What follows belongs to an exercise in optimizing a design on an open flow for small area and a short achievable clock period; a production flow would make more cautious choices.
Function was checked by simulation only, so behaviour that the tests miss may differ from the original.
No activity file was given, so power comes from the tool's default toggle rates.

[flow/config.mk]
export PLATFORM = sky130hd
export DESIGN_NAME = SSCPU
export DESIGN_NICKNAME = SSCPU
export VERILOG_FILES = /design/flow/design.v
export SDC_FILE = /design/flow/constraint.sdc
export NUM_CORES = 4
export LEC_CHECK = 0
export CAP_MARGIN = 20
export CORE_MARGIN = 2
export CORE_UTILIZATION = 45
export PLACE_DENSITY = 0.55
export SLEW_MARGIN = 45
export SYNTH_HIERARCHICAL = 1
export SYNTH_MINIMUM_KEEP_SIZE = 0
[flow/constraint.sdc]
create_clock -name core_clock -period 36.0 [get_ports {clk}]
set_input_delay 7.2000 -clock core_clock [delete_from_list [all_inputs] [get_ports {clk}]]
set_output_delay 7.2000 -clock core_clock [all_outputs]
set_load 0.01 [all_outputs]
[flow/design.v]
module g_nor2 (input logic A, B, output logic Y);
	assign Y = ~(A | B);
endmodule
module g_nand2 (input logic A, B, output logic Y);
	assign Y = ~(A & B);
endmodule
module g_nand3 (input logic A, B, C, output logic Y);
	assign Y = ~(A & B & C);
endmodule
module g_nor3 (input logic A, B, C, output logic Y);
	assign Y = ~(A | B | C);
endmodule
module g_nand4 (input logic A, B, C, D, output logic Y);
	assign Y = ~(A & B & C & D);
endmodule
module g_a22oi (input logic A1, A2, B1, B2, output logic Y);
	assign Y = ~(A1 & A2 | B1 & B2);
endmodule
module g_o21ai (input logic A1, A2, B1, output logic Y);
	assign Y = ~((A1 | A2) & B1);
endmodule
module g_mux2i (input logic A0, A1, S, output logic Y);
	assign Y = ~(S ? A1 : A0);
endmodule
module rf_hold (input logic we, we_n, input logic [63:0] wd, q, output logic [63:0] d);
	assign d = ({64{we}} & wd) | ({64{we_n}} & q);
endmodule
module zero64_n (input logic [63:0] d, output logic y_n);
	logic [31:0] l1;
	logic [7:0]  l2;
	logic [3:0]  l3;
	genvar i;
	for (i = 0; i < 32; i++) begin : a
		g_nor2 u (.A(d[2*i]), .B(d[2*i+1]), .Y(l1[i]));
	end
	for (i = 0; i < 8; i++) begin : b
		g_nand4 u (.A(l1[4*i]), .B(l1[4*i+1]), .C(l1[4*i+2]), .D(l1[4*i+3]), .Y(l2[i]));
	end
	for (i = 0; i < 4; i++) begin : c
		g_nor2 u (.A(l2[2*i]), .B(l2[2*i+1]), .Y(l3[i]));
	end
	g_nand4 u (.A(l3[0]), .B(l3[1]), .C(l3[2]), .D(l3[3]), .Y(y_n));
endmodule
function automatic logic [63:0] bk64(input logic [63:0] g, input logic [63:0] p, input logic cin);
	logic [63:0] gg, pp;
	gg = g;
	pp = p;
	gg[0] = g[0] | (p[0] & cin);
	for (int l = 0; l < 6; l++)
		for (int i = 0; i < 64; i++)
			if (((i + 1) % (2 << l)) == 0) begin
				gg[i] = gg[i] | (pp[i] & gg[i - (1 << l)]);
				pp[i] = pp[i] & pp[i - (1 << l)];
			end
	for (int l = 4; l >= 0; l--)
		for (int i = 0; i < 64; i++)
			if (((i + 1) % (2 << l)) == (1 << l) && i >= (2 << l))
				gg[i] = gg[i] | (pp[i] & gg[i - (1 << l)]);
	bk64 = gg;
endfunction
module ex_alu (input logic [63:0] a, bop, input logic [5:0] shamt,
               input logic sub, lsr, op_and, op_xor,
               output logic [63:0] res, output logic nv);
	logic [63:0] b, p, g, c, sum;
	assign b   = bop ^ {64{sub}};
	assign p   = a ^ b;
	assign g   = a & b;
	assign c   = bk64(g, p, sub);
	assign sum = p ^ {c[62:0], sub};
	assign nv  = a[63] ^ b[63] ^ c[63];
	assign res = lsr ? (a >> shamt) : op_and ? g : op_xor ? p : sum;
endmodule
module pc_cand (input logic [63:2] pc, pc_id, input logic [25:0] off, input logic reset,
                output logic [63:2] inc_n, tgt_n);
	logic [61:0] ob, tg, tp;
	logic [63:0] tc, ic;
	assign ob = {{36{off[25]}}, off};
	assign tg = pc_id & ob;
	assign tp = pc_id ^ ob;
	assign tc = bk64({2'd0, tg}, {2'd0, tp}, 1'b0);
	assign ic = bk64(64'd0, {2'd0, pc}, 1'b1);
	assign tgt_n = ~(tp ^ {tc[60:0], 1'b0}) | {62{reset}};
	assign inc_n = ~(pc ^ {ic[60:0], 1'b1}) | {62{reset}};
endmodule
module rd_aoi3 (input logic [2:0] s, input logic [2:0] d, output logic y);
	assign y = ~|(s & d);
endmodule
module rd_bit (input logic [33:0] s, input logic [33:0] d, output logic y);
	logic [11:0] t;
	genvar k;
	for (k = 0; k < 11; k++) begin : g
		rd_aoi3 u (.s(s[3*k+2:3*k]), .d(d[3*k+2:3*k]), .y(t[k]));
	end
	assign t[11] = ~(s[33] & d[33]);
	assign y = ~&t;
endmodule
module rd_bitb (input logic [33:0] s, input logic [33:0] d, output logic base_n, y);
	logic [10:0] t;
	logic u, n0, n1, n2;
	genvar k;
	for (k = 0; k < 10; k++) begin : g
		rd_aoi3 u (.s(s[3*k+2:3*k]), .d(d[3*k+2:3*k]), .y(t[k]));
	end
	g_a22oi c10 (.A1(s[30]), .A2(d[30]), .B1(s[31]), .B2(d[31]), .Y(t[10]));
	g_a22oi cu (.A1(s[32]), .A2(d[32]), .B1(s[33]), .B2(d[33]), .Y(u));
	g_nand4 c0 (.A(t[0]), .B(t[1]), .C(t[2]), .D(t[3]), .Y(n0));
	g_nand4 c1 (.A(t[4]), .B(t[5]), .C(t[6]), .D(t[7]), .Y(n1));
	g_nand3 c2 (.A(t[8]), .B(t[9]), .C(t[10]), .Y(n2));
	g_nor3 cb (.A(n0), .B(n1), .C(n2), .Y(base_n));
	g_nand2 cy (.A(base_n), .B(u), .Y(y));
endmodule
module ones64 (input logic [63:0] d, output logic y);
	logic [15:0] l1;
	logic [7:0]  l2;
	logic [1:0]  l3;
	genvar i;
	for (i = 0; i < 16; i++) begin : a
		g_nand4 u (.A(d[4*i]), .B(d[4*i+1]), .C(d[4*i+2]), .D(d[4*i+3]), .Y(l1[i]));
	end
	for (i = 0; i < 8; i++) begin : b
		g_nor2 u (.A(l1[2*i]), .B(l1[2*i+1]), .Y(l2[i]));
	end
	for (i = 0; i < 2; i++) begin : c
		g_nand4 u (.A(l2[4*i]), .B(l2[4*i+1]), .C(l2[4*i+2]), .D(l2[4*i+3]), .Y(l3[i]));
	end
	g_nor2 u (.A(l3[0]), .B(l3[1]), .Y(y));
endmodule
module SSCPU (clk, reset, imem_addr, imem_rdata,
              dmem_addr, dmem_we, dmem_re, dmem_wdata, dmem_rdata);
	input  logic        clk, reset;
	output logic [63:0] imem_addr;
	input  logic [31:0] imem_rdata;
	output logic [63:0] dmem_addr;
	output logic        dmem_we, dmem_re;
	output logic [63:0] dmem_wdata;
	input  logic [63:0] dmem_rdata;
	logic [63:2] pc, pc_id, next_pc;	 
	logic [31:0] ir;
	always_ff @(posedge clk) begin
		pc    <= next_pc;	 
		pc_id <= pc;
	end
	always_ff @(posedge clk) begin
		if (reset) {ir[31:30], ir[28]} <= 3'b000;
		else       {ir[31:30], ir[28]} <= {imem_rdata[31:30], imem_rdata[28]};
		{ir[29], ir[27:0]} <= {imem_rdata[29], imem_rdata[27:0]};
	end
	assign imem_addr = {pc, 2'b00};
	logic [10:0] op;
	logic i_addi, i_adds, i_ldur, i_stur, i_b, i_cbz, i_bc, i_and, i_eor, i_lsr, i_subs;
	logic reg2loc, regwrite, alusrc;
	logic [4:0] rn, rd, rm, rb;
	assign op     = ir[31:21];
	assign i_addi = op[10:1] == 10'b1001000100;
	assign i_adds = op == 11'b10101011000;
	assign i_ldur = op == 11'b11111000010;
	assign i_stur = op == 11'b11111000000;
	assign i_b    = op[10:5] == 6'b000101;
	assign i_cbz  = op[10:3] == 8'b10110100;
	assign i_bc   = op[10:3] == 8'b01010100;
	assign i_and  = op == 11'b10001010000;
	assign i_eor  = op == 11'b11001010000;
	assign i_lsr  = op == 11'b11010011010;
	assign i_subs = op == 11'b11101011000;
	assign reg2loc  = i_adds | i_subs | i_and | i_eor;
	assign regwrite = i_addi | i_adds | i_subs | i_and | i_eor | i_lsr | i_ldur;
	assign alusrc   = i_addi | i_ldur | i_stur;
	assign rd = ir[4:0];
	assign rn = ir[9:5];
	assign rm = ir[20:16];
	assign rb = reg2loc ? rm : rd;
	logic [63:0] ex_a, ex_b, ex_res;
	logic [11:0] ex_imm;
	logic        ex_isgn, ex_alusrc, ex_sub, ex_and, ex_xor, ex_lsr;
	logic        ex_fwen, ex_regwrite, ex_memread, ex_memwrite, ex_nv;
	logic [4:0]  ex_rd;
	logic [63:0] mem_res, mem_wdata, mem_val;
	logic [4:0]  mem_rd;
	logic        mem_regwrite, mem_memread, mem_memwrite;
	logic        nv_q;
	logic [30:0][63:0] rf;
	logic [63:0] da, db, db_base_n;
	logic [31:0] dec_a, dec_b, wsel;
	logic fa_ex, fa_mem, fb_ex, fb_mem;
	logic [33:0] sel_a, sel_b;
	logic [30:0] rf_we;
	assign dec_a = 32'd1 << rn;
	assign dec_b = 32'd1 << rb;
	assign wsel  = 32'd1 << mem_rd;
	assign rf_we = wsel[30:0] & {31{mem_regwrite}};
	logic [30:0] rf_we_n;
	logic [30:0][63:0] rf_d;
	assign rf_we_n = ~wsel[30:0] | {31{!mem_regwrite}};
	genvar wr;
	for (wr = 0; wr < 31; wr++) begin : rfr
		rf_hold h (.we(rf_we[wr]), .we_n(rf_we_n[wr]), .wd(mem_val), .q(rf[wr]), .d(rf_d[wr]));
	end
	always_ff @(posedge clk) rf <= rf_d;
	assign fa_ex  = rn != 5'd31 && ex_regwrite && rn == ex_rd;
	assign fa_mem = rn != 5'd31 && mem_regwrite && rn == mem_rd;
	assign fb_ex  = rb != 5'd31 && ex_regwrite && rb == ex_rd;
	assign fb_mem = rb != 5'd31 && mem_regwrite && rb == mem_rd;
	assign sel_a = {fa_ex, !fa_ex && fa_mem && !mem_memread, !fa_ex && fa_mem && mem_memread,
	                dec_a[30:0] & {31{!fa_ex && !fa_mem}}};
	assign sel_b = {!fb_ex && fb_mem && mem_memread, fb_ex, !fb_ex && fb_mem && !mem_memread,
	                dec_b[30:0] & {31{!fb_ex && !fb_mem}}};
	genvar gi, gr;
	for (gi = 0; gi < 64; gi++) begin : rdp
		logic [33:0] src_a, src_b;
		assign src_a[33] = ex_res[gi];
		assign src_a[32] = mem_res[gi];
		assign src_a[31] = dmem_rdata[gi];
		assign src_b[33] = dmem_rdata[gi];
		assign src_b[32] = ex_res[gi];
		assign src_b[31] = mem_res[gi];
		for (gr = 0; gr < 31; gr++) begin : rr
			assign src_a[gr] = rf[gr][gi];
			assign src_b[gr] = rf[gr][gi];
		end
		rd_bit  ua (.s(sel_a), .d(src_a), .y(da[gi]));
		rd_bitb ub (.s(sel_b), .d(src_b), .base_n(db_base_n[gi]), .y(db[gi]));
	end
	logic lt, x_n, ld_n, zex_n, zld_n, zbase;
	logic [25:0] boff;
	logic [63:2] inc_n, tgt_n;
	logic [7:0] taken;
	zero64_n zex (.d(ex_res), .y_n(zex_n));
	zero64_n zld (.d(dmem_rdata), .y_n(zld_n));
	ones64 zbs (.d(db_base_n), .y(zbase));
	assign lt   = i_bc && rd == 5'b01011;
	assign x_n  = !(i_b | (lt & (ex_fwen ? ex_nv : nv_q)) |
	                (i_cbz & fb_ex & !zex_n) |
	                (i_cbz & !fb_ex & !fb_mem & zbase) |
	                (i_cbz & !fb_ex & fb_mem & !mem_memread & zbase));
	assign ld_n = !(i_cbz & !fb_ex & fb_mem & mem_memread);
	assign boff = i_b ? ir[25:0] : {{7{ir[23]}}, ir[23:5]};
	pc_cand pcc (.pc, .pc_id, .off(boff), .reset, .inc_n, .tgt_n);
	genvar ti;
	for (ti = 0; ti < 8; ti++) begin : tk
		g_o21ai u (.A1(ld_n), .A2(zld_n), .B1(x_n), .Y(taken[ti]));
	end
	for (ti = 2; ti < 64; ti++) begin : pm
		g_mux2i u (.A0(inc_n[ti]), .A1(tgt_n[ti]), .S(taken[(ti - 2) / 8]),
		                            .Y(next_pc[ti]));
	end
	logic zimm;
	assign zimm = i_addi | i_lsr;
	always_ff @(posedge clk) begin
		ex_a      <= da;
		ex_b      <= db;
		ex_imm    <= zimm ? ir[21:10] : {{3{ir[20]}}, ir[20:12]};
		ex_isgn   <= !zimm && ir[20];
		ex_alusrc <= alusrc;
		ex_sub    <= i_subs;
		ex_and    <= i_and;
		ex_xor    <= i_eor;
		ex_lsr    <= i_lsr;
		ex_rd     <= rd;
		if (reset) begin
			ex_fwen     <= 1'b0;
			ex_regwrite <= 1'b0;
			ex_memread  <= 1'b0;
			ex_memwrite <= 1'b0;
		end else begin
			ex_fwen     <= i_adds | i_subs;
			ex_regwrite <= regwrite;
			ex_memread  <= i_ldur;
			ex_memwrite <= i_stur;
		end
	end
	logic [63:0] bop;
	assign bop = ex_alusrc ? {{52{ex_isgn}}, ex_imm} : ex_b;
	ex_alu alu (.a(ex_a), .bop, .shamt(ex_imm[5:0]), .sub(ex_sub), .lsr(ex_lsr),
	            .op_and(ex_and), .op_xor(ex_xor), .res(ex_res), .nv(ex_nv));
	always_ff @(posedge clk) begin
		if (reset)        nv_q <= 1'b0;
		else if (ex_fwen) nv_q <= ex_nv;
	end
	always_ff @(posedge clk) begin
		mem_res   <= ex_res;
		mem_wdata <= ex_b;
		mem_rd    <= ex_rd;
		if (reset) begin
			mem_regwrite <= 1'b0;
			mem_memread  <= 1'b0;
			mem_memwrite <= 1'b0;
		end else begin
			mem_regwrite <= ex_regwrite;
			mem_memread  <= ex_memread;
			mem_memwrite <= ex_memwrite;
		end
	end
	assign dmem_addr  = mem_res;
	assign dmem_we    = mem_memwrite;
	assign dmem_re    = mem_memread;
	assign dmem_wdata = mem_wdata;
	assign mem_val    = mem_memread ? dmem_rdata : mem_res;
endmodule
[flow/flow/run.sh]
#!/bin/bash
set -euo pipefail
bash standard.sh \
  BUFFER_PORTS_ARGS="-buffer_cell sky130_fd_sc_hd__buf_2" \
  CTS_ARGS="-sink_clustering_enable -repair_clock_nets -dont_use_dummy_load -sink_clustering_size 24 -sink_clustering_max_diameter 100 -buf_list sky130_fd_sc_hd__clkbuf_16" \
  finish > standard_flow.log 2>&1
[flow/standard.sh]
#!/bin/bash
# synth_recipe.tcl (not shown) runs the flow's synth.tcl, then flattens the netlist and writes it again
# the make line also repeats each setting of config.mk as NAME=value (left out here)
make -C /OpenROAD-flow-scripts/flow DESIGN_CONFIG=/design/flow/config.mk WORK_HOME=/design/flow/orfs CLKGATE_MAP_FILE= SYNTH_SCRIPT=/design/flow/synth_recipe.tcl "${@:-finish}"
Fig. 1: routing congestion
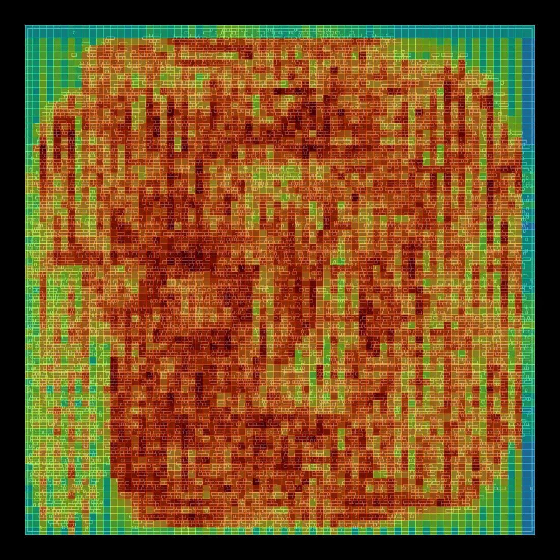
met1 Track Usage GR: 0.548
met2 Resource Use GR: 0.626
Avg WL per Cell: 44.8 µm

Fig. 2: nets reached from selected ports
Drawn at 1 px/µm.
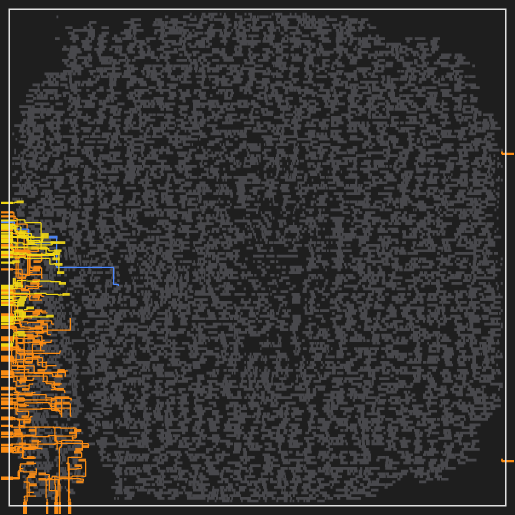
colour	port	bits	direction	edge	end cells	buffers	wire
blue	dmem_re	1	output	west	1	1	178 µm
orange	imem_addr	64	output	53 west, 9 south, 2 east	64	62	3880 µm
yellow	imem_rdata	32	input	west	32	32	975 µm
Ports: 292
port bufs: 289

Fig. 3: where the registers sit
Drawn at 1 px/µm. Other sequential cells in the stronger grey, the rest of the logic in the fainter grey.
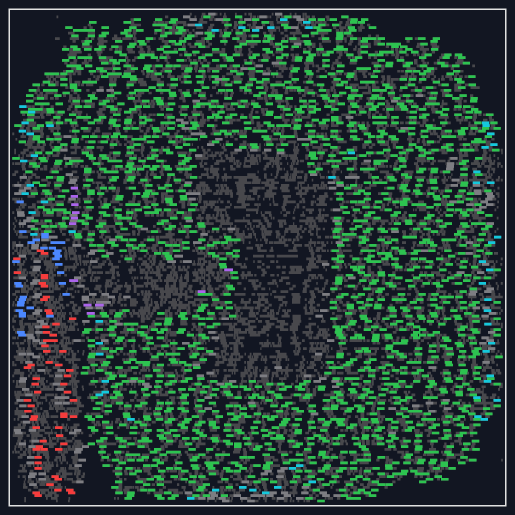
colour	name in the netlist	sequential cells
purple	ex_imm	12
red	pc_id	62
green	rf	1984
blue	ir	32
cyan	mem_res	64
not coloured	278
Seq/total area: 0.425
Seq power: 2.71 mW

Fig. 4: routed metal, one colour a layer
Drawn at 1 px/µm.
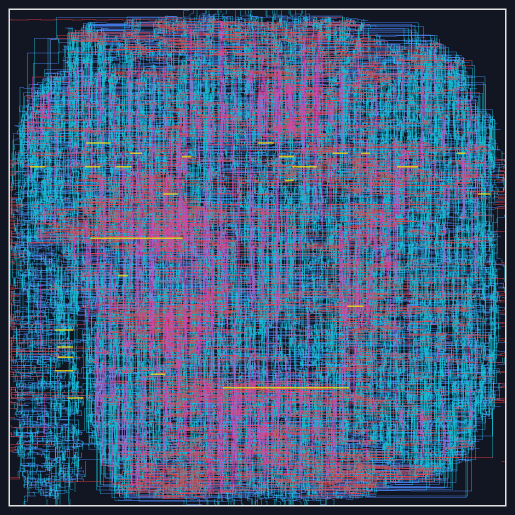
colour	layer	wire length
red	M3	88.8 mm
cyan	M2	231 mm
blue	M1	209 mm
magenta	M4	38.2 mm
yellow	M5	537 µm
vias: 103k
final WL: 567000 µm

==> impl_results.md <==
* Status: timing/DRC/antenna clean
* Critical Path Start Type: input port
* Logic inverters at 201
* Synth Flop Type: dfxtp_1
* EDFF count, synth at 0
* Initial Util at 0.452
* Post-route clock period utilization at 0.272
* Ant diodes at 29
* HP Class: reg -> reg
* Yosys top cell area share at 0.449
* Mapped Cells at 9392
* Cell area power density at 37.7 mW/mm²
* Die Height at 495 µm
* Sequential Area at 0.0487 mm²
* FFs & Latches at 2432
* Place WS at 25.61 ns
* CP endpoint kind: flip-flop
* Cell family with the largest share of critical-path delay: simple AND/OR/NAND/NOR gates
* Max FFs per register at 1984
* Max-Cap Viols at 0
* Total Power at 4.33 mW
* Final cell count without fillers at 12.7k
* Mux contribution to synthesized area at 0.0458
* Switch share at 0.238
* CTS root buf: clkbuf_16
* Number of signal-net buffers in the layout at 588
* Layout cell share with drive strength beyond 1 at 0.146
* Worst R2R End: pc[63]$_DFF_P_
* RSZ-0062 raised after global routing: false
* Clock buffers at 115
* Worst r2r src: ir[22]$_DFF_P_
* Area of the multi-input gates at 0.0541 mm²
* P_leak at 43.6 nW
* Post-route ant nets at 0
* Final WS setup at 26.20 ns
* GRT overflow at 0
* Top pwr grp: registers
* HPWL Detailed at 351000 µm
* Cells after DPL at 12.5k
* Vias per inst at 8.15
* Int Power at 3.30 mW
* Die width at 495 µm
* Peak supply drop at 0.0000418 V
* Post-synthesis sequential area ratio at 0.449
* Synth-to-layout area growth at 5.65%
* Hold Path Stages at 0
* CP max stage delay at 0.68 ns
* Max Transition Viols Final at 0
* Synth area leader: dfxtp_1
* Clock power share at 0.343
* Largest net degree at the start of global routing at 136
* CP max stage cell: nor2_1
* Non-clock buffer share at 0.0353
* Tap cells at 3185
* Sw power at 1.03 mW
* R2R cell count at 22
* Htree depth at 3
* Max-slew headroom at 0.351
==> metal layers <==
| metal | GRT usage | routed length, µm | vias to the layer above |
|---|---|---|---|
| li1 | - | - | 39900 |
| met1 | 0.548 | 209000 | 51400 |
| met2 | 0.626 | 231000 | 9737 |
| met3 | 0.188 | 88800 | 2184 |
| met4 | 0.252 | 38200 | 53 |
| met5 | 0.0114 | 537 | - |
==> Yosys cell counts, drive strengths merged (111+ instances only) <==
library cell     n
dfxtp         2432
a22o          1984
a222oi        1345
buf            542
nand4          317
nand2          249
nor2           235
inv            201
mux2           155
ha             154
mux2i          153
o21ai          147
nand3          146
a21oi          134
nand2b         132
a22oi          129
nor3           123
xor2           120
clkbuf         111
==> cell usage in the layout (no fill, tap or decap), types with 45 or more instances in the layout <==
master and instances:
dfxtp_1 2418, a22o_1 1984, a222oi_1 1345, nand4_1 316, buf_2 292, buf_4 236
nand2_1 217, nor2_1 206, inv_1 165, ha_1 154, mux2i_1 149, mux2_2 147
nand3_1 143, a21oi_1 134, nand2b_1 131, a22oi_2 128, xor2_1 120, o21ai_0 117
clkbuf_16 115, nor3_2 106, mux4_2 75, a2111o_1 64, fa_1 63, xnor2_1 47
a21o_1 45

-- separate check: timing with driven ports --
Ports are ideal in the flow. The routed layout listed here was re-timed in OpenROAD.
Step 1 sets driving cells, clkbuf_16 on the clock port and buf_2 on the other inputs (assumed; they add their load-dependent delay and slew).
Step 2 times the ports against the registers' clock, not the clock port: input delays grow and output delays shrink by t, the midpoint of the rising clock arrivals with the driver on.
Slacks: ideal / step 1 / step 2; pairs: ideal / step 1.
t, ns: 0.921
setup WS [ns]: 26.204 / 26.192 / 25.270
hold WS [ns]: 0.364 / 0.364 / 0.364
latest minus earliest clock arrival (ns): 0.086 / 0.087
After both steps this run still meets setup and hold. The setup slack of this run moves by -0.012 ns with the drivers and by -0.934 ns with both steps.
